What follows belongs to an exercise in optimizing a design on an open flow for small area; a production flow would make more cautious choices.
Function was checked by simulation only, so behaviour that the tests miss may differ from the original.
Not every run is shown, and edits may drop behaviour that the tests do not exercise.
Power is estimated from default activity; no workload was simulated.

## flow/design.v in outline (module list and top-level ports)
// module ym2149_vol_table: 8313 lines
// module ym2149: 279 lines
module ym2149
(
	input      [7:0] I_DA,
	output reg [7:0] O_DA,
	output           O_DA_OE_L,
	input            I_A9_L,
	input            I_A8,
	input            I_BDIR,
	input            I_BC2,
	input            I_BC1,
	input            I_SEL_L,
	output reg [9:0] O_AUDIO,
	input      [7:0] I_IOA,
	output     [7:0] O_IOA,
	output           O_IOA_OE_L,
	input      [7:0] I_IOB,
	output     [7:0] O_IOB,
	output           O_IOB_OE_L,
	input            ENA,      
	input            RESET_L,
	input            CLK
);
  // ...
==> flow/flow/run.sh <==
#!/bin/bash
# Own layout flow: the standard layout (standard.sh) with one change. Its synthesis
# (synth_recipe.tcl, ORFS's synth.tcl) maps the logic with the area-oriented ABC script
# flow/abc.script instead of ORFS's speed script, and keeps ABC from using the two cells
# with the smallest output load limits (a2111oi_0, o311ai_0), which the routed layout's
# wires can overload. Everything else, the registers included, is the standard synthesis
# and layout.
set -euo pipefail
W=$(pwd)
X="-dont_use sky130_fd_sc_hd__a2111oi_0 -dont_use sky130_fd_sc_hd__o311ai_0"
sed "s#log_cmd abc {\*}\$abc_args#log_cmd abc {*}[lreplace \$abc_args 1 1 $W/flow/abc.script] $X#" \
  "$FLOW_HOME/scripts/synth.tcl" > "$W/own_synth_body.tcl"
grep -q "flow/abc.script" "$W/own_synth_body.tcl"
sed "s#source \$::env(SCRIPTS_DIR)/synth.tcl#source $W/own_synth_body.tcl#" synth_recipe.tcl > "$W/own_synth.tcl"
grep -q "own_synth_body.tcl" "$W/own_synth.tcl"
bash standard.sh SYNTH_SCRIPT="$W/own_synth.tcl" finish > "$W/flow_make.log" 2>&1
==> flow/flow/abc.script <==
strash
&get -n
&dch -f
&nf -a -R 1000
&put
==> flow/standard.sh <==
#!/bin/bash
# synth_recipe.tcl (not shown) runs the flow's synth.tcl, then flattens the netlist and writes it again
# the make line also repeats each setting of config.mk as NAME=value (left out here)
make -C /OpenROAD-flow-scripts/flow DESIGN_CONFIG=/design/flow/config.mk WORK_HOME=/design/flow/orfs CLKGATE_MAP_FILE= SYNTH_SCRIPT=/design/flow/synth_recipe.tcl "${@:-finish}"
==> flow/config.mk <==
export PLATFORM = sky130hd
export DESIGN_NAME = ym2149
export DESIGN_NICKNAME = ym2149
export VERILOG_FILES = /design/flow/design.v
export SDC_FILE = /design/flow/constraint.sdc
export NUM_CORES = 4
export LEC_CHECK = 0
export CAP_MARGIN = 25
export CELL_PAD_IN_SITES_DETAIL_PLACEMENT = 1
export CELL_PAD_IN_SITES_GLOBAL_PLACEMENT = 2
export CORE_MARGIN = 2
export CORE_UTILIZATION = 20
export CTS_BUF_LIST = sky130_fd_sc_hd__clkbuf_4 sky130_fd_sc_hd__clkbuf_8
export GPL_TIMING_DRIVEN = 0
export PLACE_DENSITY = 0.25
export SLEW_MARGIN = 20
export SYNTH_MEMORY_MAX_BITS = 65536
==> flow/constraint.sdc <==
create_clock -name core_clock -period 20.0 [get_ports {CLK}]
set_input_delay 4.0000 -clock core_clock [delete_from_list [all_inputs] [get_ports {CLK}]]
set_output_delay 4.0000 -clock core_clock [all_outputs]
set_load 0.01 [all_outputs]
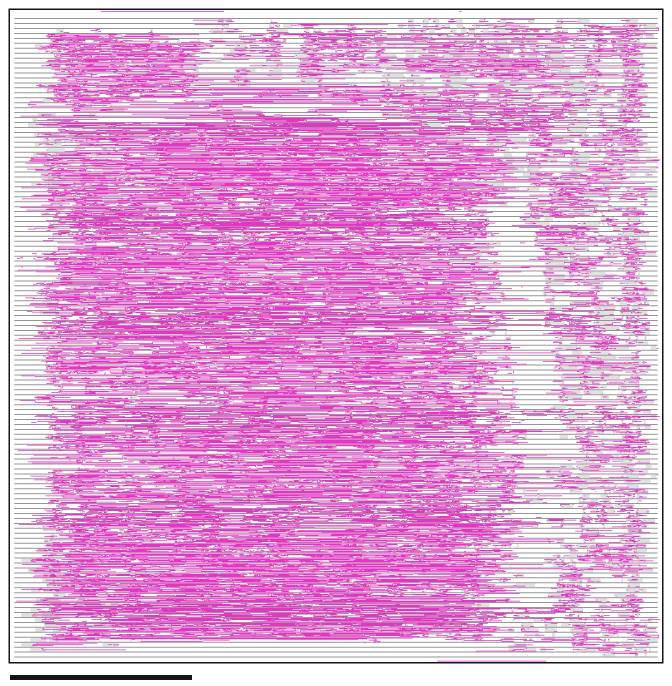
Fig. 1. The metal 1 layer (run 1).
Bar = 100 um. Supply wires on this layer in grey. Cells faint in the background.
The longest straight run is 173 um. The layer holds 36% of the routed length. The wires run mostly horizontal.

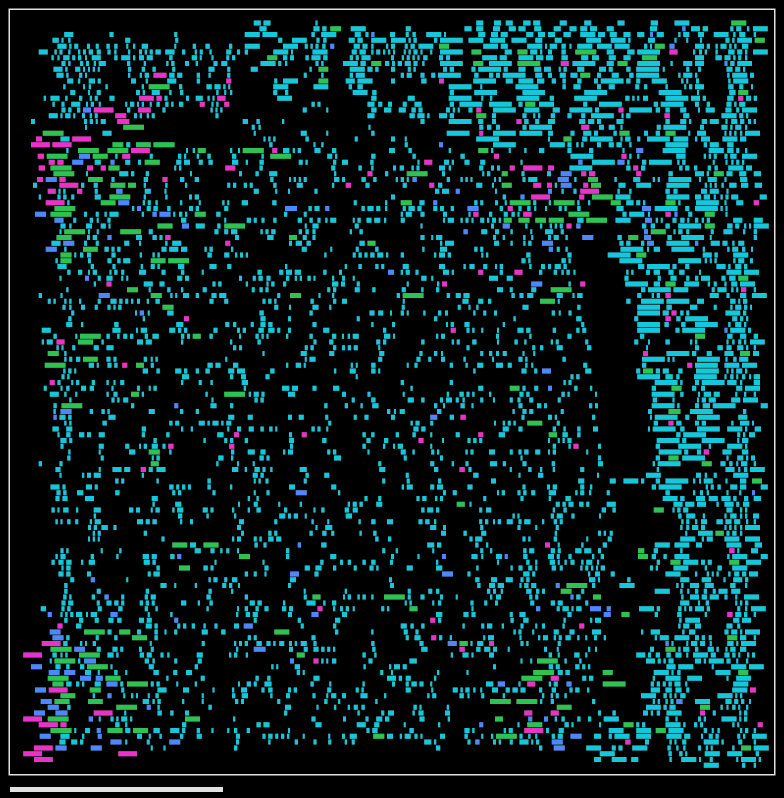
Fig. 2. Sizing map (run 1).
Bar = 100 um.
Green shows drive 6 and up, cells 177, share 4.5%. Magenta shows drive 3 to 4, cells 128, share 3.3%. Cyan shows drive 1 or less, cells 3468, share 89%. Blue shows drive 2, cells 122, share 3.1%.

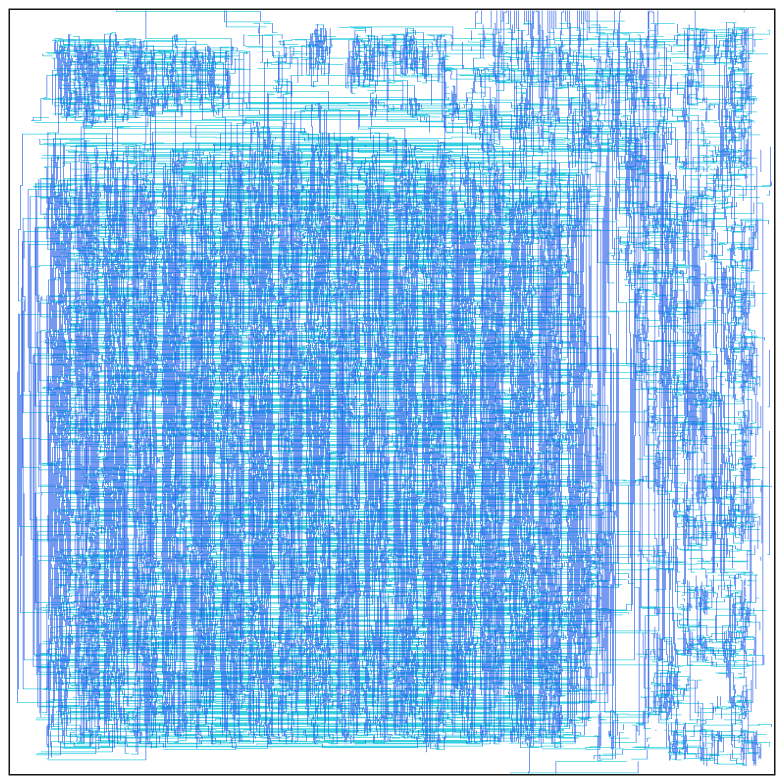
Fig. 3. Signal wires by layer (run 1).
Two of the layers only.
Blue shows met2, wire length 125 mm. Cyan shows met1, wire length 118 mm.

==> results.py, run 1 <==
metrics = {
    "timing": {
        "finalHoldViolations": 0,
        "final.period_utilization_pct": 91.5,
        "worst_slack_ns": 1.69,
        "worst_pin_slew_ns": 1.37,
        "fmax_mhz": 54.6,
        "holdWs_ns": 0.349,
    },
    "synthesis": {
        "ys_types": 71,
        "ys_seq_area_share_pct": 23.4,
        "netlist_area_um2": 25100,
        "syn_inst": 3562,
        "yosysMostFrequentCell": "nand2_1",
        "synthArstFlopShare_pct": 0,
    },
    "floorplan": {
        "io_pins": 70,
        "die_w_um": 358,
    },
    "run": {
        "max_cap_viol_count": 0,
    },
    "min_path": {
        "worstHoldPathCells": 0,
        "hold_class": "reg -> reg",
    },
    "global_route": {
        "grt_max_degree": 77,
        "grt_pass1_vias": 38000,
        "grt_most_used_layer": "met2",
        "grt_pass1_wl_um": 412000,
        "grt_use_met3_pct": 27.6,
    },
    "placed_design": {
        "placed_cells": 5434,
        "gp_routability_congestion": 1.12,
    },
    "clock_network": {
        "post_cts.repair.setup_buffers": 0,
        "cts_root_buf": "clkbuf_8",
        "cts_buffers": 45,
    },
    "worst_setup_path": {
        "reg2regPathDepth": 49,
        "cpMostUsedCell": "nor2_1",
        "crit_path_end_kind": "flop",
        "slowest_delay_ns": 0.90,
        "start_kind": "flop",
        "cpMaxStageDelayCell": "o31ai_1",
    },
    "routing": {
        "final_antenna_net_count": 0,
        "vias_per_cell": 7.33,
    },
    "final_layout": {
        "stdcell_count": 5609,
        "layout-drive-gt1-share_pct": 11.0,
    },
    "run_status": {
        "outcome": "no timing/DRC/antenna violations",
    },
    "pwr": {
        "report.power.total_mw": 1.65,
        "ir_drop_mv": 0.0386,
    },
}
[run 1: worst max-delay path: cells and delay by family (launching register included)]
kind | cells | cell delay [ns]
simple gates | 20 | 6.90
fa+ha+maj | 2 | 1.07
compound gates | 18 | 6.49
buf+inv | 9 | 2.73
flops | 1 | 0.66
[run 1: per-layer routing]
metal,vias to the layer above,share of wire [%]
met3,1568,14
met2,4268,38
met4,32,11
met1,20700,36
met5,-,0.12
li1,14600,-
[run 1: where the power goes]
part,total (mW),internal [mW],switching (mW)
sequential,0.546,0.530,0.0154
combinational,0.579,0.127,0.452
clock,0.524,0.289,0.235
[run 1: final cells by class]
type / instances / area [um2]
Antenna cell: 77 / 193
Clock buffer: 67 / 816
Clock inverter: 13 / 133
Fill cell: 14900 / 91300
Inverter: 115 / 492
Multi-Input combinational cell: 3204 / 19600
Sequential cell: 243 / 5870
Tap cell: 1637 / 2050
Timing Repair Buffer: 253 / 3660
[run 1: cells by family after synthesis]
family,Yosys count,share of synthesized area [%]
AO/OA/AOI/OAI,1277,32.9
adder cells (fa/ha/maj),167,8.34
multiplexers,26,1.05
buffers and inverters,115,1.72
flip-flops,243,23.4
AND/OR/NAND/NOR,1680,30.7
XOR/XNOR,54,1.88
Fig. 4: run 1, sequential cells grouped by signal name
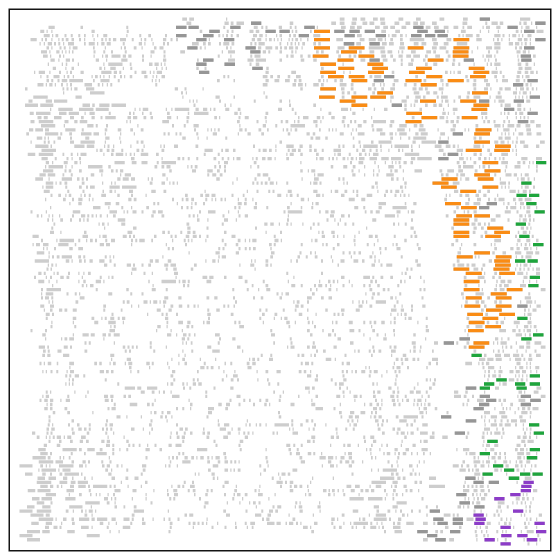

==> run 2, diff against run 1 <==
--- a/flow/config.mk
+++ b/flow/config.mk
@@ -5,7 +5,7 @@
 export SDC_FILE = /design/flow/constraint.sdc
 export NUM_CORES = 4
 export LEC_CHECK = 0
-export CAP_MARGIN = 25
+export CAP_MARGIN = 35
 export CELL_PAD_IN_SITES_DETAIL_PLACEMENT = 1
 export CELL_PAD_IN_SITES_GLOBAL_PLACEMENT = 2
 export CORE_MARGIN = 2
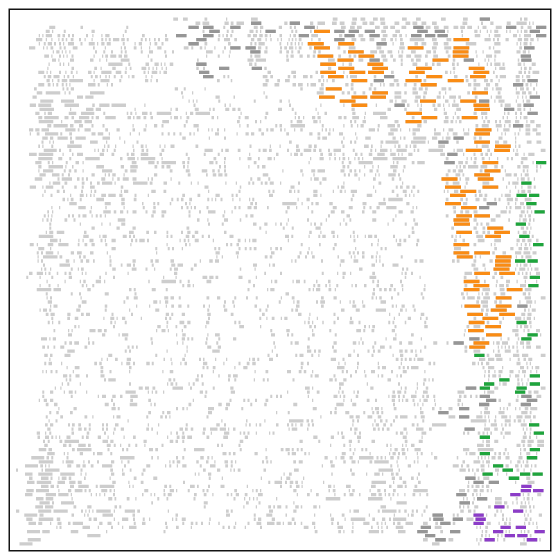
Fig. 5. Sequential cells grouped by signal name (run 2).
Green shows `tone_gen_cnt`, flops 36. Purple shows `poly17`, flops 17, where lower right. Orange shows `regs`, flops 100.

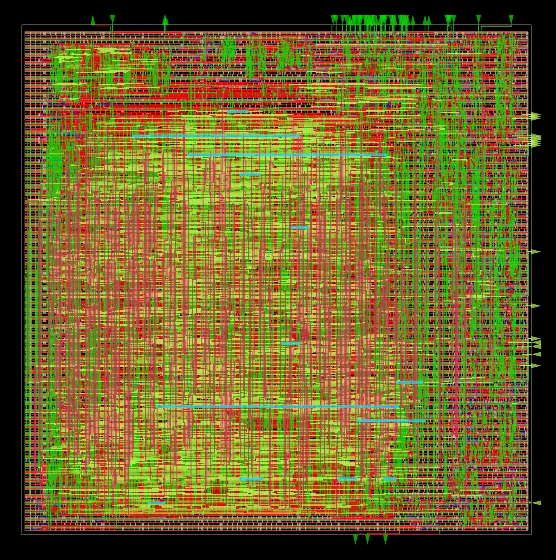
Fig. 6. Wires after detailed routing (run 2).
WL met2: 126000 um
wire length on met3: 45100 um

==> run 2 against run 1 <==
Via count is 0.47% higher. Core utilization rose by 0.54 points. Non-clock buffer count increased by 59. Count of clock-buffer cells in the layout grew 4. Die area is the same. Area after synthesis stayed put. Global-route usage is 0.12 points higher. Wire length barely moved. Clock power is 2% higher. Synthesized cell count did not move. Critical path depth fell by 2. Worst setup slack better by 0.14 ns. Critical endpoint is now vol_table_val[1]$_SDFFE_PN0P_. Largest power group unchanged.
==> results.py, run 2 <==
metrics = {
    "run_status": {
        "outcome": "no timing/DRC/antenna violations",
    },
    "routing": {
        "top_layer": "met5",
        "wl_um": 326000,
        "final_antenna_net_count": 0,
        "met1Wirelength_um": 119000,
        "vias": 41300,
        "vias_per_cell": 7.29,
        "wire_per_inst_um": 57.5,
    },
    "worst_setup_path": {
        "cp.depth": 47,
        "path_buf_inv": 9,
        "crit_arrival_ns": 18.62,
        "reg2reg_slack_ns": 1.83,
        "slowest_delay_ns": 1.07,
        "start_kind": "flop",
        "cpMaxStageDelayCell": "or3_1",
        "cpMostUsedCell": "nor2_1",
        "crit_family": "simple AND/OR/NAND/NOR gates",
        "crit_path_end_kind": "flop",
        "reg2regPathDepth": 47,
        "cp_max_fo": 34,
    },
    "final_layout": {
        "multi_input_area_um2": 19500,
        "layout_commonest_cell": "nand2_1",
        "seqCellArea_um2": 5870,
        "largest_reg_flops": 100,
        "fill_cells": 14900,
        "stdcell_count": 5665,
        "fin_util_pct": 27.0,
        "layout-drive-gt1-share_pct": 12.1,
    },
    "synthesis": {
        "avgSynthCellArea_um2": 7.05,
        "netlist_area_um2": 25100,
        "synthTopCellsByCount": "nand2_1, nor2_1, o21ai_0, a21oi_1, nand3_1",
        "synthArstFlopShare_pct": 0,
        "yosysMostFrequentCell": "nand2_1",
        "syn_nets": 3761,
        "ys_types": 71,
        "ys.flop_type": "dfxtp_1",
        "syn_inst": 3562,
        "ys_ff_latch": 243,
        "ys_seq_area_share_pct": 23.4,
    },
    "clock_network": {
        "cts_root_buf": "clkbuf_8",
        "post_cts.repair.setup_buffers": 0,
        "cts_hold_buffers": 0,
        "cts.path.max_buffers": 3,
        "cts_buffers": 45,
        "htreeDepth": 2,
    },
    "timing": {
        "finalHoldViolations": 0,
        "fmax_mhz": 55.0,
        "tns_ns": 0,
        "worst_pin_slew_ns": 1.20,
        "final.period_utilization_pct": 90.9,
        "holdWs_ns": 0.350,
        "worst_slack_ns": 1.83,
    },
    "pwr": {
        "p_comb_uw": 589,
        "maxPowerGroup": "combinational logic",
        "p_leak_nw": 12.0,
        "intPower_uw": 969,
        "power_frac_comb_pct": 35.3,
        "power_switching_uw": 698,
        "p_seq_uw": 546,
        "p_clk_share_pct": 31.9,
        "p_clk_uw": 532,
        "swShare_pct": 41.9,
        "power_frac_seq_pct": 32.7,
        "report.power.total_mw": 1.67,
        "ir_drop_mv": 0.0374,
    },
    "global_route": {
        "use_met2_pct": 65.9,
        "grt_max_degree": 77,
        "grt_most_used_layer": "met2",
        "gr-total-overflow": 0,
        "grt_pass1_vias": 38200,
        "grtUsageMet1_pct": 54.7,
        "grt_usage_pct": 49.3,
        "grt_pass1_wl_um": 413000,
        "grt_use_met3_pct": 27.5,
    },
    "min_path": {
        "worstHoldPathCells": 0,
        "hold_class": "reg -> reg",
    },
    "floorplan": {
        "io_pins": 70,
        "die_w_um": 358,
        "core-area_um2": 124000,
    },
    "placed_design": {
        "dpl_cell_area_um2": 31900,
        "place_ws_ns": 3.05,
        "placed_cells": 5481,
        "gp_routability_congestion": 1.12,
    },
    "run": {
        "max_cap_viol_count": 0,
    },
}
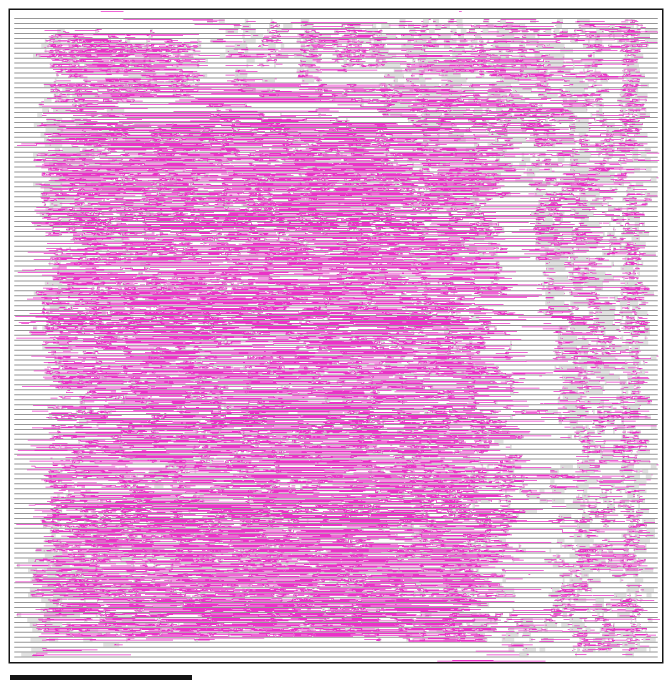
Fig. 7. The metal 1 layer (run 2).
Bar = 100 um. Supply wires on this layer in grey. Cells faint in the background.
The longest straight run is 150 um. The layer holds 36% of the routed length. The wires run mostly horizontal. 3926 nets have wire on it. The layer carries 119 mm of wire.

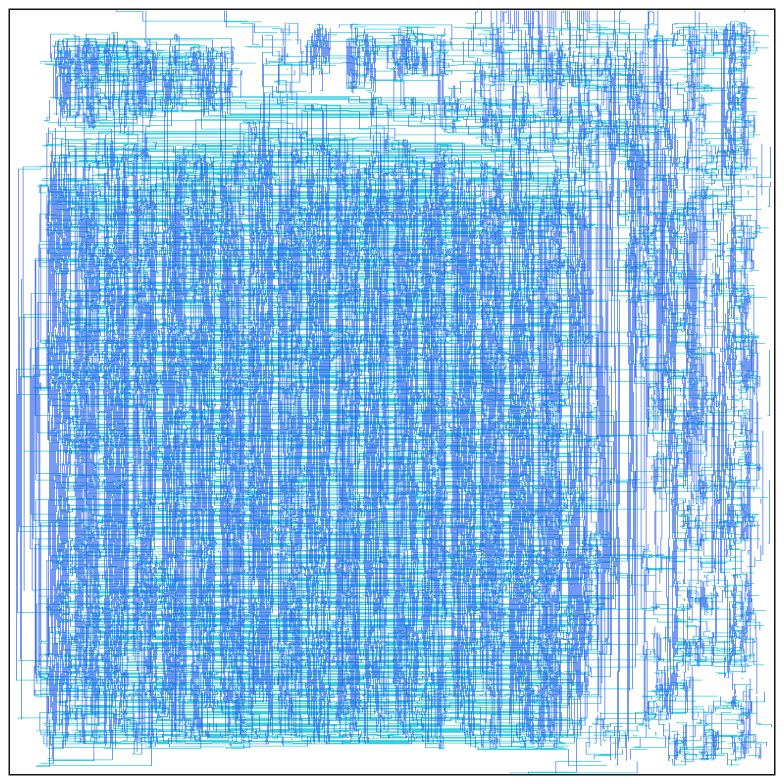
Fig. 8. Signal wires by layer (run 2).
Two of the layers only.
Blue shows met2, wire length 126 mm. Cyan shows met1, wire length 119 mm.

## run 2: cell types whose count changed in the layout (fill, tap and decap cells not counted), moves of 2 or more
cell | before | now
buf_16 | 49 | 55
buf_2 | 8 | 19
buf_4 | 55 | 73
buf_8 | 22 | 41
clkbuf_4 | 18 | 21
clkbuf_8 | 50 | 53
clkinv_4 | 12 | 14
clkinvlp_4 | 0 | 3
diode_2 | 77 | 70
inv_6 | 2 | 0
nand2_1 | 533 | 536
nand2_2 | 10 | 7
nor2_1 | 404 | 407
nor2_2 | 30 | 27
## run 2: cells by family after synthesis
group | share of synthesized area, %
flip-flops | 23.4
AND/OR/NAND/NOR | 30.7
AO/OA/AOI/OAI | 32.9
buffers and inverters | 1.72
XOR/XNOR | 1.88
adder cells (fa/ha/maj) | 8.34
multiplexers | 1.05
## run 2: cell type report
cell class | instances | share of cell area, %
Sequential cell | 243 | 17.5
Antenna cell | 70 | 0.523
Inverter | 115 | 1.47
Timing Repair Buffer | 312 | 13.0
Tap cell | 1637 | 6.12
Multi-Input combinational cell | 3204 | 58.4
Clock inverter | 13 | 0.404
Clock buffer | 71 | 2.58
Fig. 9: run 2, sizing map
Bar = 100 um.
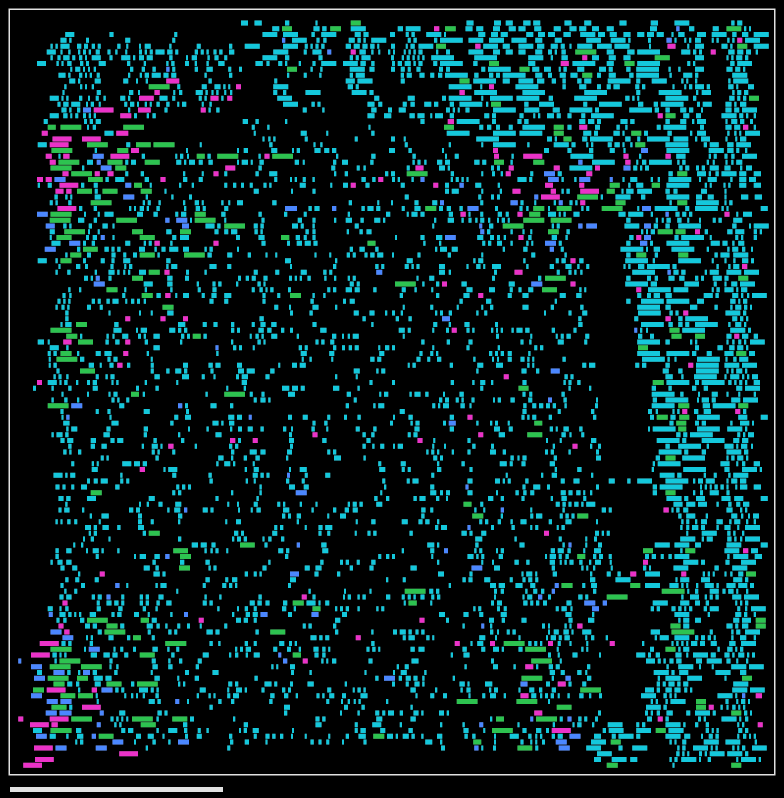

## Run 3: large edit since run 2, in outline
flow/design.v: 8592 -> 8478 lines; modules unchanged: 1
  ym2149_vol_table: edited, 8313 -> 8199 lines
--- a/flow/config.mk
+++ b/flow/config.mk
@@ -6,5 +6,5 @@
 export NUM_CORES = 4
 export LEC_CHECK = 0
-export CAP_MARGIN = 35
+export CAP_MARGIN = 30
 export CELL_PAD_IN_SITES_DETAIL_PLACEMENT = 1
 export CELL_PAD_IN_SITES_GLOBAL_PLACEMENT = 2
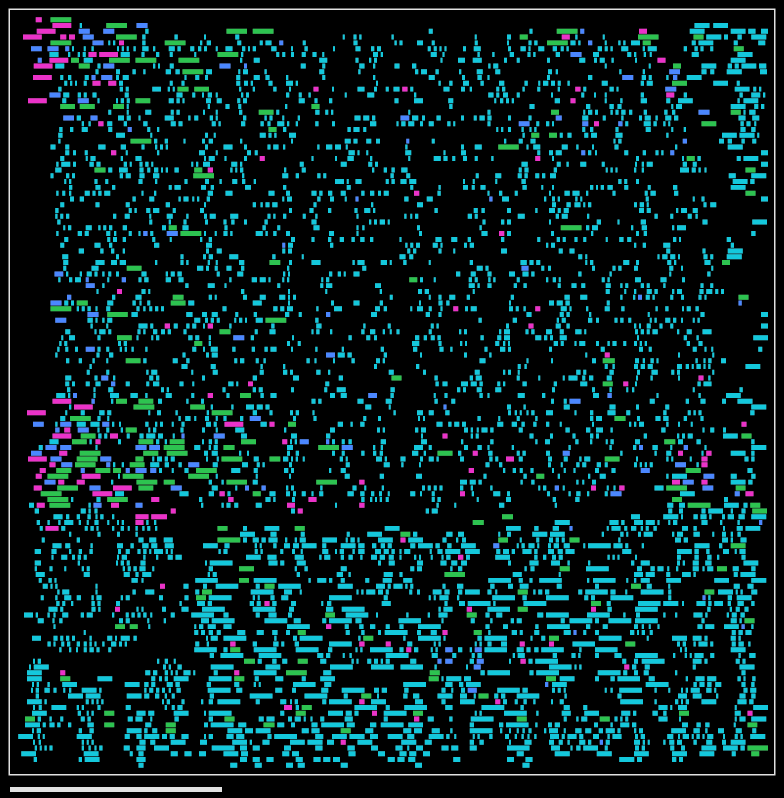
Fig. 10. Sizing map (run 3).
Bar = 100 um.
Cyan shows drive 1 or less, cells 3431, share 89%. Green shows drive 6 and up, cells 183, share 4.7%. Blue shows drive 2, cells 123, share 3.2%. Magenta shows drive 3 to 4, cells 119, share 3.1%.

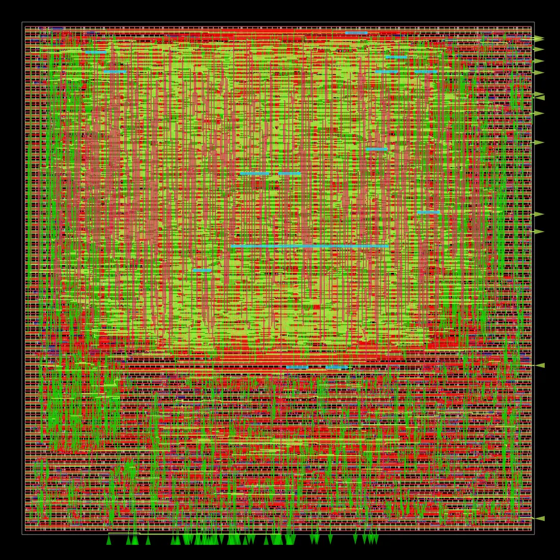
Fig. 11. Wires after detailed routing (run 3).
GR Util All Layers: 44.3%
routed vias: 39500

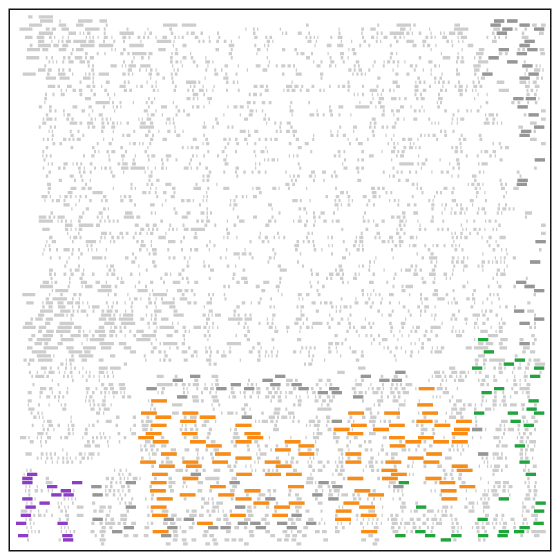
Fig. 12. Sequential cells grouped by signal name (run 3).
Green shows `tone_gen_cnt`, flops 36, where lower right. Orange shows `regs`, flops 100. Purple shows `poly17`, flops 17, where lower left.
Another 90 sequential cells are not coloured.

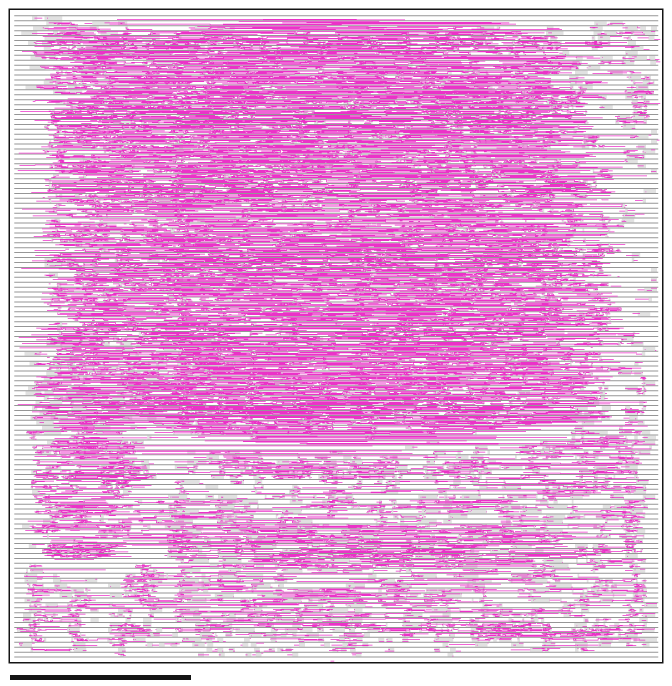
Fig. 13. The metal 1 layer (run 3).
Bar = 100 um. Supply wires on this layer in grey. Cells faint in the background.
The layer carries 119 mm of wire. 3809 nets have wire on it.

==> run 3 against run 2 <==
Critical path depth up 6. Clock power up 9.0%. Cell count down 2.0%. Critical endpoint is now vol_table_val[7]$_SDFFE_PN0P_. Largest cell class unchanged.
==> results.py, run 3 <==
metrics = {
    "run_status": {
        "outcome": "no timing/DRC/antenna violations",
    },
    "min_path": {
        "hold_class": "reg -> reg",
        "worstHoldPathCells": 0,
    },
    "placed_design": {
        "dpl_cell_area_um2": 31500,
        "place_ws_ns": 2.80,
        "placed_cells": 5399,
        "gp_routability_congestion": 1.13,
    },
    "clock_network": {
        "cts_root_buf": "clkbuf_8",
        "post_cts.repair.setup_buffers": 0,
        "htreeDepth": 2,
        "cts.path.max_buffers": 3,
        "cts_buffers": 50,
        "cts_hold_buffers": 0,
    },
    "routing": {
        "wl_um": 299000,
        "final_antenna_net_count": 0,
        "vias_per_cell": 7.13,
        "wire_per_inst_um": 53.8,
    },
    "synthesis": {
        "synth_compound_area_share_pct": 31.5,
        "synth_fa_ha_area_share_pct": 8.94,
        "yosysMostFrequentCell": "nand2_1",
        "synthXorXnorAreaFrac_pct": 1.97,
        "avgSynthCellArea_um2": 7.19,
        "ys_types": 69,
        "synthArstFlopShare_pct": 0,
        "syn_nets": 3728,
        "ys.flop_type": "dfxtp_1",
        "ys_ff_latch": 243,
        "synthTopCellsByCount": "nand2_1, nor2_1, a21oi_1, o21ai_0, nand3_1",
        "synth_top_family_by_area": "compound AO/OA/AOI/OAI gates",
        "ys_seq_area_share_pct": 23.2,
        "synthSimpleGateAreaFrac_pct": 31.2,
    },
    "worst_setup_path": {
        "start_kind": "flop",
        "path_buf_inv": 7,
        "cpMaxStageDelayCell": "clkinv_1",
        "cpMostUsedCell": "nor2_1",
        "reg2regPathDepth": 53,
        "crit_family": "simple AND/OR/NAND/NOR gates",
        "cp_max_fo": 29,
        "reg2reg_slack_ns": 2.04,
        "crit_arrival_ns": 18.60,
        "cp.depth": 53,
        "slowest_delay_ns": 0.81,
        "crit_path_end_kind": "flop",
    },
    "pwr": {
        "maxPowerGroup": "the clock network",
        "p_clk_share_pct": 37.1,
        "p_seq_uw": 543,
        "p_clk_uw": 580,
        "swShare_pct": 38.6,
        "report.power.total_mw": 1.56,
        "power_switching_uw": 602,
        "ir_drop_mv": 0.0400,
        "intPower_uw": 959,
        "power_frac_comb_pct": 28.1,
    },
    "timing": {
        "tns_ns": 0,
        "worst_slack_ns": 2.04,
        "final.period_utilization_pct": 89.8,
        "holdWs_ns": 0.348,
        "worst_pin_slew_ns": 1.24,
        "setup_viol_count_final": 0,
        "fmax_mhz": 55.7,
    },
    "floorplan": {
        "io_pins": 70,
        "die_w_um": 360,
        "core-area_um2": 126000,
    },
    "final_layout": {
        "layout-drive-gt1-share_pct": 11.0,
        "stdcell_count": 5549,
        "largest_reg_flops": 100,
        "fin_util_pct": 26.2,
        "layout_commonest_cell": "nand2_1",
    },
    "run": {
        "max_cap_viol_count": 0,
    },
    "global_route": {
        "grt_pass1_vias": 36800,
        "gr-total-overflow": 0,
        "grt_pass1_wl_um": 382000,
        "grt_max_degree": 84,
    },
}
## run 3: final cells by class
cell class | instances | area (um2)
multi-input cells | 3156 | 19700
clock inverters | 18 | 168
diodes | 43 | 108
repair buffers | 249 | 3580
fillers | 15100 | 92700
flip-flops and latches | 243 | 5870
inverters | 116 | 492
well taps | 1650 | 2060
clock buffers | 74 | 918
## run 3: cell families after synthesis
| group | count (synthesis) |
|---|---|
| AND/OR/NAND/NOR | 1664 |
| multiplexers | 34 |
| AO/OA/AOI/OAI | 1221 |
| flip-flops | 243 |
| XOR/XNOR | 57 |
| buffers and inverters | 116 |
| adder cells (fa/ha/maj) | 180 |
## run 3: layer usage
| layer | global-route usage, % | vias up | wire length [um] |
|---|---|---|---|
| li1 | - | 14300 | - |
| met1 | 54.4 | 20100 | 119000 |
| met2 | 56.1 | 3868 | 107000 |
| met3 | 27.0 | 1217 | 47100 |
| met4 | 29.7 | 28 | 25500 |
| met5 | 0.259 | - | 287 |
Fig. 14: run 3, signal wires by layer
Two of the layers only.
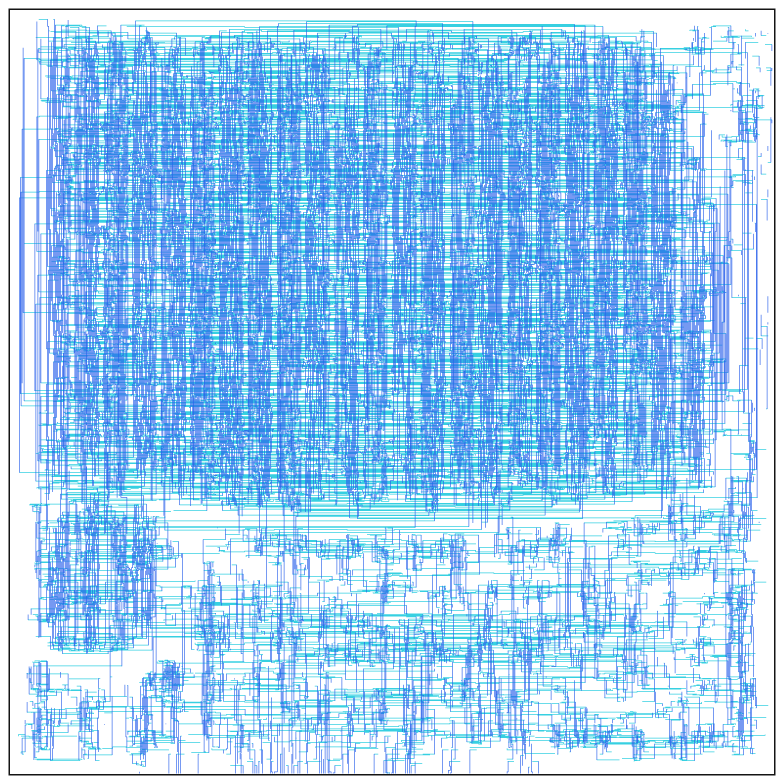

==> run 4, diff against run 3 <==
--- a/flow/config.mk
+++ b/flow/config.mk
@@ -5,7 +5,7 @@
 export SDC_FILE = /design/flow/constraint.sdc
 export NUM_CORES = 4
 export LEC_CHECK = 0
-export CAP_MARGIN = 30
+export CAP_MARGIN = 25
 export CELL_PAD_IN_SITES_DETAIL_PLACEMENT = 1
 export CELL_PAD_IN_SITES_GLOBAL_PLACEMENT = 2
 export CORE_MARGIN = 2
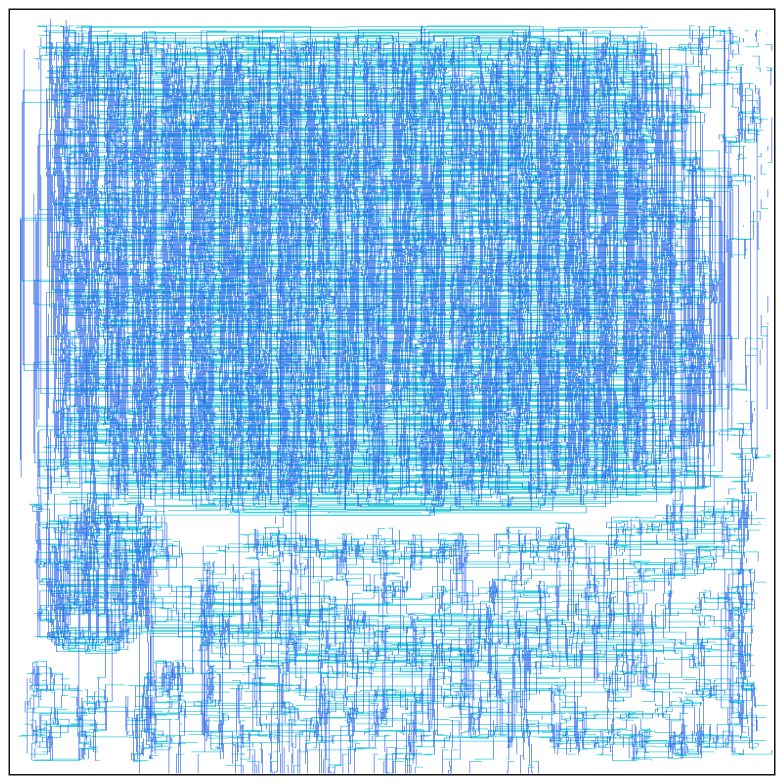
Fig. 15. Signal wires by layer (run 4).
Two of the layers only.
Cyan shows met1, wire length 118 mm. Blue shows met2, wire length 106 mm.

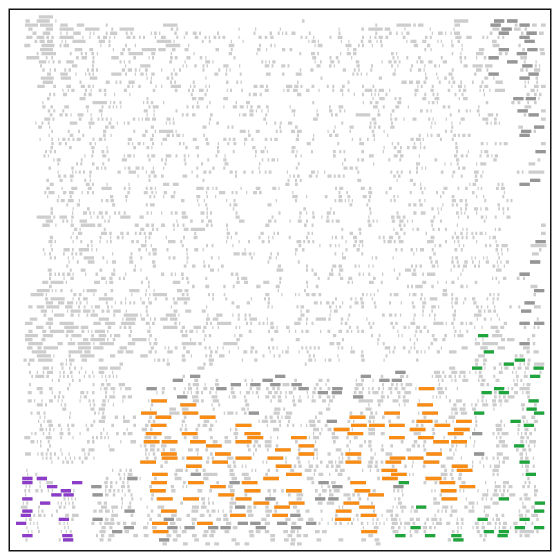
Fig. 16. Sequential cells grouped by signal name (run 4).
Orange shows `regs`, flops 100. Green shows `tone_gen_cnt`, flops 36, where lower right. Purple shows `poly17`, flops 17, where lower left.

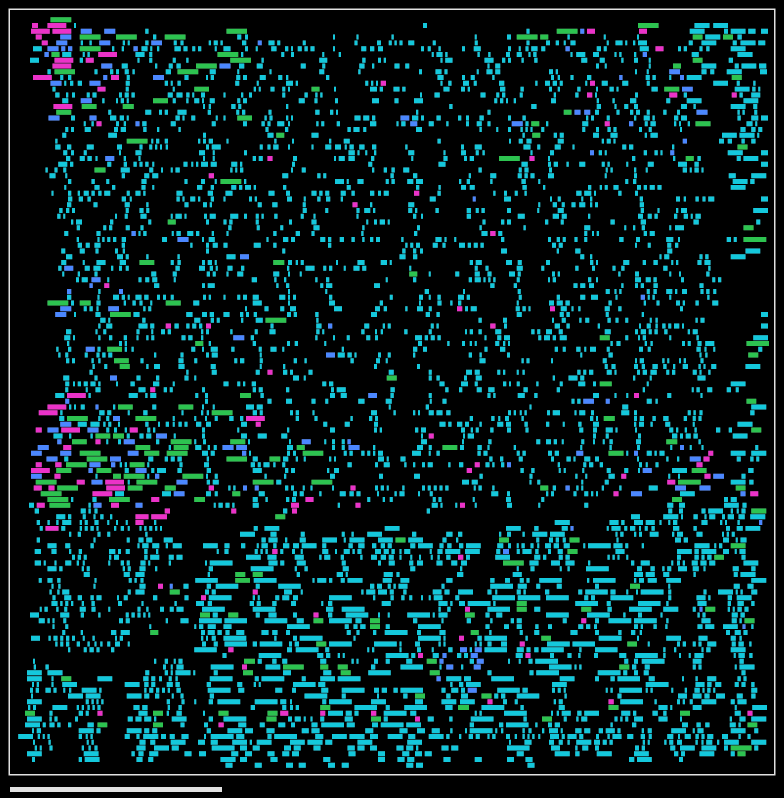
Fig. 17. Sizing map (run 4).
Bar = 100 um.
Cyan shows drive 1 or less, cells 3422, share 89%. Green shows drive 6 and up, cells 170, share 4.4%. Blue shows drive 2, cells 123, share 3.2%. Magenta shows drive 3 to 4, cells 109, share 2.9%.

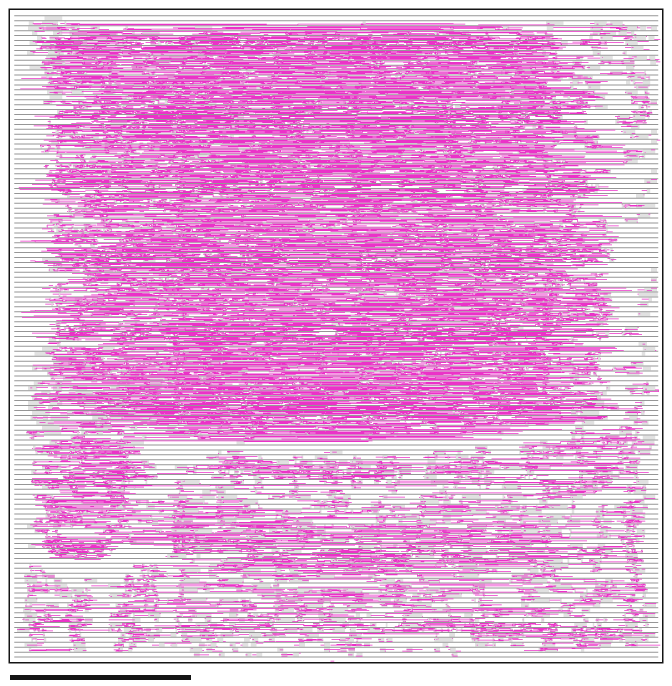
Fig. 18. The metal 1 layer (run 4).
Bar = 100 um. Supply wires on this layer in grey. Cells faint in the background.
3773 nets have wire on it. The longest straight run is 176 um.

==> run 4 against run 3 <==
Register-to-register slack better by 0.02 ns. Highest routed layer unchanged. Sequential power hardly changed. Largest cell class unchanged. Maximum frequency is 0.11% higher. Still clean. Wire length is 0.20% lower.
==> results.py, run 4 <==
metrics = {
    "timing": {
        "tns_ns": 0,
        "rsz0062_at_grt": "no",
        "final.period_utilization_pct": 89.7,
        "setup_viol_count_final": 0,
        "finalHoldViolations": 0,
        "worst_slack_ns": 2.06,
        "fin_skew_ns": 0.0717,
        "fmax_mhz": 55.7,
        "slew_headroom_pct": 4.03,
        "worst_pin_slew_ns": 1.44,
        "drv_slew": 0,
        "period_needed_ns": 17.94,
    },
    "synthesis": {
        "ys.flop_type": "dfxtp_1",
        "synth_compound_area_share_pct": 31.5,
        "yosysMostFrequentCell": "nand2_1",
        "synth_fa_ha_area_share_pct": 8.94,
        "ys_types": 69,
        "synthSimpleGateAreaFrac_pct": 31.2,
        "syn_inst": 3515,
        "synth_edf_count": 100,
        "ys_seq_area_share_pct": 23.2,
        "synth.mux.area_fraction_pct": 1.46,
        "yosysTopAreaCell": "edfxtp_1",
        "synthXorXnorAreaFrac_pct": 1.97,
        "avgSynthCellArea_um2": 7.19,
        "synthTopCellsByCount": "nand2_1, nor2_1, a21oi_1, o21ai_0, nand3_1",
        "ys_ff_latch": 243,
        "syn_nets": 3728,
        "synthArstFlopShare_pct": 0,
        "synth_top_family_by_area": "compound AO/OA/AOI/OAI gates",
        "synth_area_leaders": "edfxtp_1, dfxtp_1, ha_1, nand2_1, a21oi_1",
        "synth_top_area_share_pct": 11.9,
        "netlist_area_um2": 25300,
        "synth_warnings": 4,
    },
    "clock_network": {
        "cts_resized": 0,
        "cts_hold_buffers": 0,
        "clk_latency_ns": 0.72,
        "htreeDepth": 2,
        "numClockSinks": 243,
        "post_cts.repair.setup_buffers": 0,
        "cts_root_buf": "clkbuf_8",
        "cts.path.max_buffers": 3,
        "tritoncts": "yes",
        "cts_buffers": 50,
        "clkTransAtPathRegs_ns": 0.06,
    },
    "min_path": {
        "worstHoldPathCells": 0,
        "hold_class": "reg -> reg",
    },
    "placed_design": {
        "gp_routability_congestion": 1.13,
        "place_ws_ns": 2.83,
        "portBuffers": 69,
        "hpwlAfterDp_um": 218000,
    },
    "pwr": {
        "p_leak_nw": 11.5,
        "report.power.total_mw": 1.57,
        "ir_drop_mv": 0.0385,
        "power_density_nw_per_um2": 48.4,
    },
    "worst_setup_path": {
        "slowest_delay_ns": 0.81,
        "cpMaxStageDelayCell": "clkinv_1",
        "crit_arrival_ns": 18.55,
        "crit_path_end_kind": "flop",
        "reg2regPathDepth": 52,
        "cpMostUsedCell": "o21ai_0",
        "reg2reg_slack_ns": 2.06,
        "start_kind": "flop",
        "cp_max_fo": 29,
        "worstPathRequired_ns": 20.61,
        "critPathKind": "reg -> reg",
    },
    "global_route": {
        "grt_pass1_wl_um": 379000,
        "gr-total-overflow": 0,
        "grt_max_degree": 84,
        "grt_pass1_vias": 36800,
        "antenna_found_initial": 53,
        "grt_usage_pct": 44.0,
    },
    "final_layout": {
        "nNetsFinal": 3999,
        "layout_common_cells": "nand2_1, nor2_1, a21oi_1",
        "areaGrowthSynthToFinish_pct": 28.8,
        "layout-drive-gt1-share_pct": 10.5,
        "layout_commonest_cell": "nand2_1",
        "fin_util_pct": 25.9,
        "largest_reg_flops": 100,
    },
    "routing": {
        "wire_per_inst_um": 54.1,
        "wl_um": 298000,
        "vias_per_cell": 7.17,
        "firstDrtPassIters": 7,
        "final_antenna_net_count": 0,
        "drc_errors": 0,
        "vias": 39500,
        "drtIter0Drc": 6684,
    },
    "run": {
        "max_cap_viol_count": 0,
    },
    "floorplan": {
        "die_w_um": 360,
        "dieArea_um2": 129000,
        "core-area_um2": 126000,
        "initial_utilization_pct": 20.1,
        "dieHeight_um": 360,
        "rows": 130,
        "io_pins": 70,
    },
    "run_status": {
        "outcome": "no timing/DRC/antenna violations",
    },
}
[run 4: area by class of cell]
type                            instances  area [um2]
Clock inverter                         15         176
Fill cell                           15100       93000
Tap cell                             1650        2060
Antenna cell                           38        95.1
Inverter                              116         492
Sequential cell                       243        5870
Clock buffer                           75         932
Multi-Input combinational cell       3156       19700
Timing Repair Buffer                  219        3210
[run 4: critical path, delay by kind of cell, from the launching register on]
family	cells	cell delay [ns]
compound gates	21	6.31
fa+ha+maj	2	1.23
buf+inv	8	3.51
flops	1	0.72
simple gates	21	5.97
[run 4: routing by layer]
metal	vias up	track usage [%]	routed length (um)
met2	3942	54.8	106000
li1	14300	-	-
met5	-	3.81	802
met1	20100	53.4	118000
met4	46	29.6	25000
met3	1216	28.6	48400
[run 4: power by group]
group	total (mW)	switching (mW)	internal [mW]
Clock	0.595	0.256	0.339
Combinational	0.437	0.335	0.101
Sequential	0.543	0.0127	0.530
[run 4: stage by stage]
stage | area, um2 | cells | hold slack, ns
CTS | 32300 | 5459 | 0.354
floorplan | 25300 | 3515 | 0.324
finish | 32600 | 5512 | 0.353
detailed placement | 31200 | 5369 | 0.340
global route | 32500 | 5481 | 0.361
global placement | 28000 | 5234 | 0.336
Fig. 19: run 4, wires after detailed routing
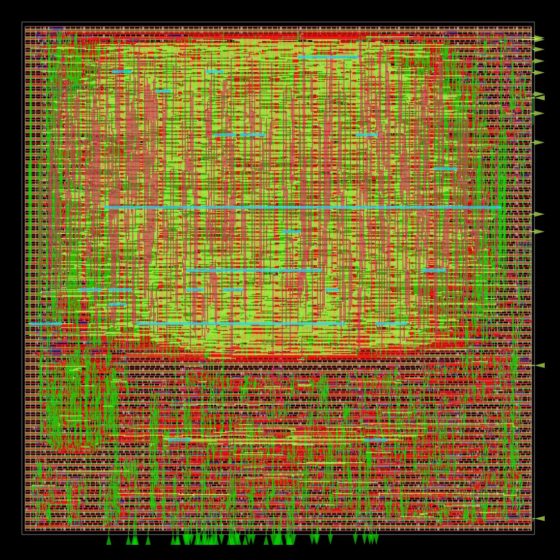

==> run 5, diff against run 4 <==
--- a/flow/config.mk
+++ b/flow/config.mk
@@ -5,7 +5,7 @@
 export SDC_FILE = /design/flow/constraint.sdc
 export NUM_CORES = 4
 export LEC_CHECK = 0
-export CAP_MARGIN = 25
+export CAP_MARGIN = 20
 export CELL_PAD_IN_SITES_DETAIL_PLACEMENT = 1
 export CELL_PAD_IN_SITES_GLOBAL_PLACEMENT = 2
 export CORE_MARGIN = 2
@@ -13,5 +13,5 @@
 export CTS_BUF_LIST = sky130_fd_sc_hd__clkbuf_4 sky130_fd_sc_hd__clkbuf_8
 export GPL_TIMING_DRIVEN = 0
 export PLACE_DENSITY = 0.25
-export SLEW_MARGIN = 20
+export SLEW_MARGIN = 15
 export SYNTH_MEMORY_MAX_BITS = 65536
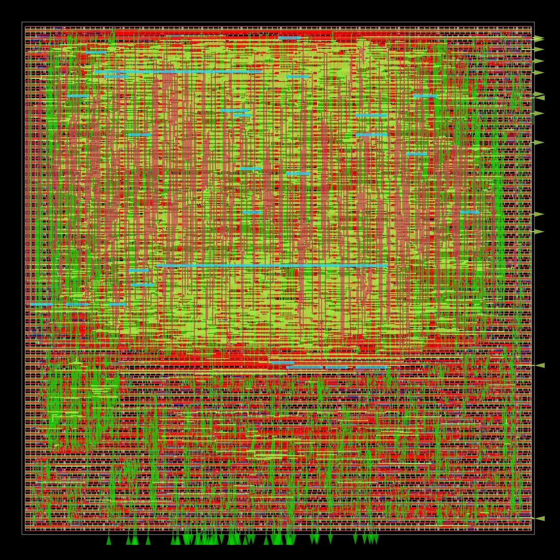
Fig. 20. Wires after detailed routing (run 5).
GR Util All Layers: 44.1%
wl on met1: 120000 um

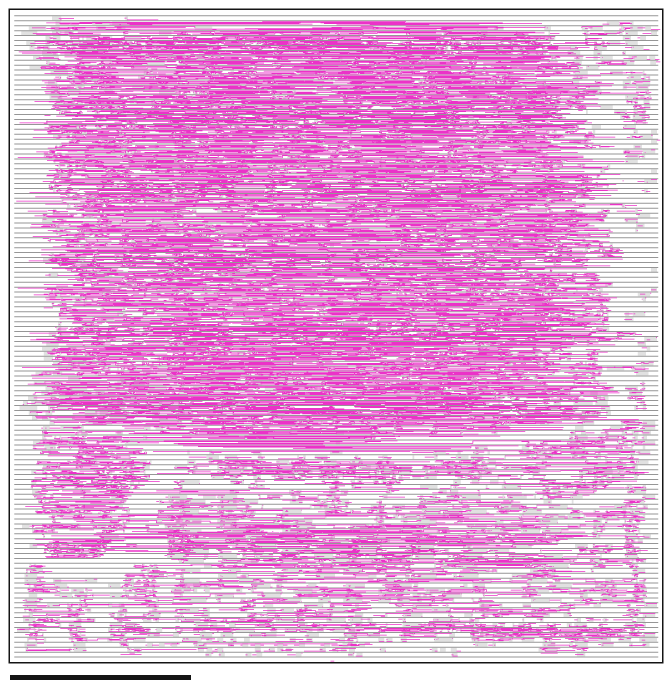
Fig. 21. The metal 1 layer (run 5).
Bar = 100 um. Supply wires on this layer in grey. Cells faint in the background.
3768 nets have wire on it. The layer carries 120 mm of wire. The wires run mostly horizontal. The layer holds 40% of the routed length.

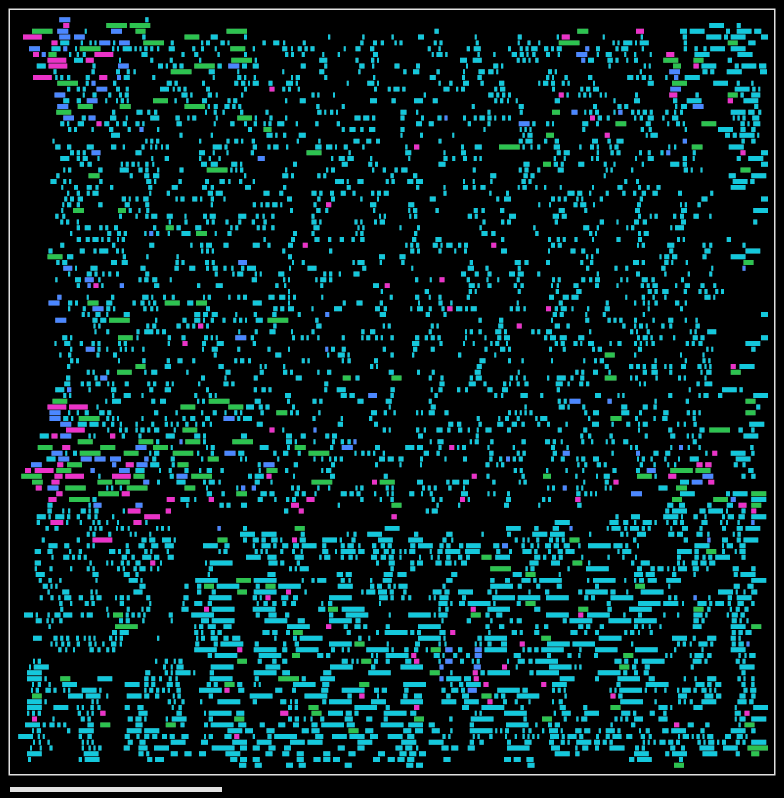
Fig. 22. Sizing map (run 5).
Bar = 100 um.
Blue shows drive 2, cells 111, share 2.9%. Green shows drive 6 and up, cells 161, share 4.2%. Magenta shows drive 3 to 4, cells 109, share 2.9%. Cyan shows drive 1 or less, cells 3442, share 90%.

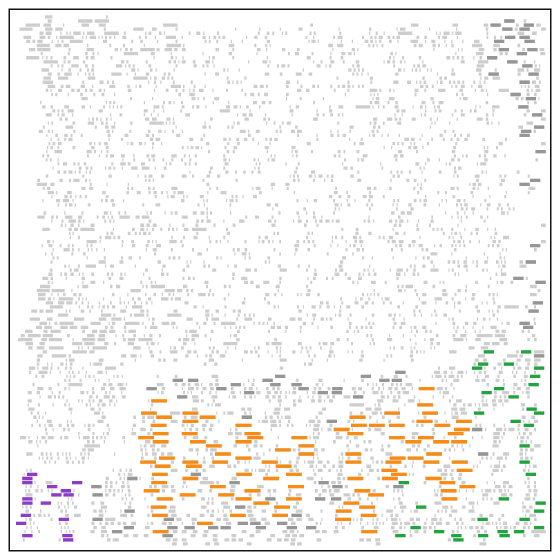
Fig. 23. Sequential cells grouped by signal name (run 5).
Orange shows `regs`, flops 100. Green shows `tone_gen_cnt`, flops 36, where lower right. Purple shows `poly17`, flops 17, where lower left.
Another 90 sequential cells are not coloured.

==> run 5 against run 4 <==
Sequential share of layout area grew 0.16 points. Synthesized cell count unchanged. Highest routed layer unchanged. Maximum frequency down 5.9%. Via count is essentially flat. First-iteration DRC count rose by 5.4%. Largest cell class unchanged.
==> results.py, run 5 <==
metrics = {
    "run_status": {
        "outcome": "no timing/DRC/antenna violations",
    },
    "synthesis": {
        "synthArstFlopShare_pct": 0,
        "ys_types": 69,
        "synth_top_area_share_pct": 11.9,
        "netlist_area_um2": 25300,
        "syn_inst": 3515,
        "synth_edf_count": 100,
        "syn_nets": 3728,
    },
    "clock_network": {
        "post_cts.repair.setup_buffers": 0,
        "clkTransAtPathRegs_ns": 0.05,
        "htreeDepth": 2,
        "cts_hold_buffers": 0,
        "cts_resized": 0,
    },
    "min_path": {
        "hold_class": "reg -> reg",
    },
    "pwr": {
        "report.power.total_mw": 1.57,
        "ir_drop_mv": 0.0390,
    },
    "floorplan": {
        "dieArea_um2": 129000,
    },
    "timing": {
        "rsz0062_at_grt": "no",
        "finalHoldViolations": 0,
        "period_needed_ns": 19.06,
        "fin_skew_ns": 0.0676,
        "worst_slack_ns": 0.938,
        "tns_ns": 0,
        "worst_pin_slew_ns": 1.44,
    },
    "global_route": {
        "grt_max_degree": 84,
        "grt_pass1_vias": 36600,
    },
    "worst_setup_path": {
        "reg2regPathDepth": 51,
        "start_kind": "flop",
        "slowest_delay_ns": 0.91,
        "path_buf_inv": 5,
        "crit_path_end_kind": "flop",
        "crit_arrival_ns": 19.71,
        "crit_family": "compound AO/OA/AOI/OAI gates",
        "cpMaxStageDelayCell": "clkinv_1",
    },
    "final_layout": {
        "fin_util_pct": 25.7,
        "layout-drive-gt1-share_pct": 9.97,
    },
    "placed_design": {
        "hpwlAfterDp_um": 216000,
        "portBuffers": 69,
        "place_ws_ns": 1.77,
    },
    "routing": {
        "firstDrtPassIters": 8,
        "final_antenna_net_count": 0,
    },
}
[run 5: cell counts after synthesis]
Identical to the previous run, type by type.
[run 5: logic make-up after synthesis]
family,share of synthesized area (%)
adders and majority gates,8.94
DFF,23.2
AOI/OAI and AO/OA,31.5
and+or+nand+nor,31.2
buffers and inverters,1.72
muxes,1.46
xor gates and xnor gates,1.97
[run 5: final cells by class]
| type | count | area, um2 | share of cell area (%) |
|---|---|---|---|
| multi-input combinational | 3156 | 19600 | 60.8 |
| sequential | 243 | 5870 | 18.2 |
| timing repair buffer | 214 | 3050 | 9.44 |
| tap | 1650 | 2060 | 6.40 |
| clock buffer | 79 | 943 | 2.92 |
| inverter | 116 | 490 | 1.52 |
| clock inverter | 15 | 156 | 0.485 |
| antenna | 39 | 97.6 | 0.302 |
[run 5: routing by layer]
metal	up-vias	routed length [um]	global-route usage, %
met4	54	24800	29.8
met2	3852	107000	55.8
li1	14300	-	-
met3	1225	46200	26.0
met5	-	637	0.962
met1	20100	120000	54.7
[run 5: where the power goes]
part	switching [mW]	internal, mW	leakage (nW)
logic	0.332	0.0996	8.60
clock network	0.261	0.329	0.588
registers	0.0125	0.530	2.20
total	0.606	0.959	11.4

## what the ideal ports hide
No port has a modelled driver above. Below, the same layouts with a new extraction and two added sets of constraints.
Step 1, drivers: a clkbuf_16 drives CLK and a buf_2 each remaining input, both assumed.
Step 2 adds t to the input delays and takes it off the output delays; t is the mean of the earliest and latest rising clock arrival at the registers after step 1. Input paths then give back, and output paths get back, about the clock's delay inside the block.
a / b / c = no drivers / after step 1 / after step 2; a / b = the first two.
| run | t, ns | slack for setup (ns) | hold slack, ns | worst setup path at the end | clock arrival spread, ns |
|---|---|---|---|---|---|
| run 1 | 0.696 | 1.692 / 1.692 / 1.692 | 0.349 / 0.349 / 0.349 | register to register | 0.062 / 0.062 |
| run 2 | 0.681 | 1.829 / 1.829 / 1.829 | 0.350 / 0.350 / 0.350 | register to register | 0.061 / 0.062 |
| run 3 | 0.734 | 2.037 / 2.037 / 2.037 | 0.348 / 0.348 / 0.348 | register to register | 0.051 / 0.050 |
| run 4 | 0.762 | 2.057 / 2.057 / 2.057 | 0.353 / 0.353 / 0.353 | register to register | 0.079 / 0.079 |
| run 5 | 0.770 | 0.938 / 0.938 / 0.938 | 0.349 / 0.349 / 0.349 | register to register | 0.068 / 0.068 |
After both steps setup and hold are still met in every run listed.
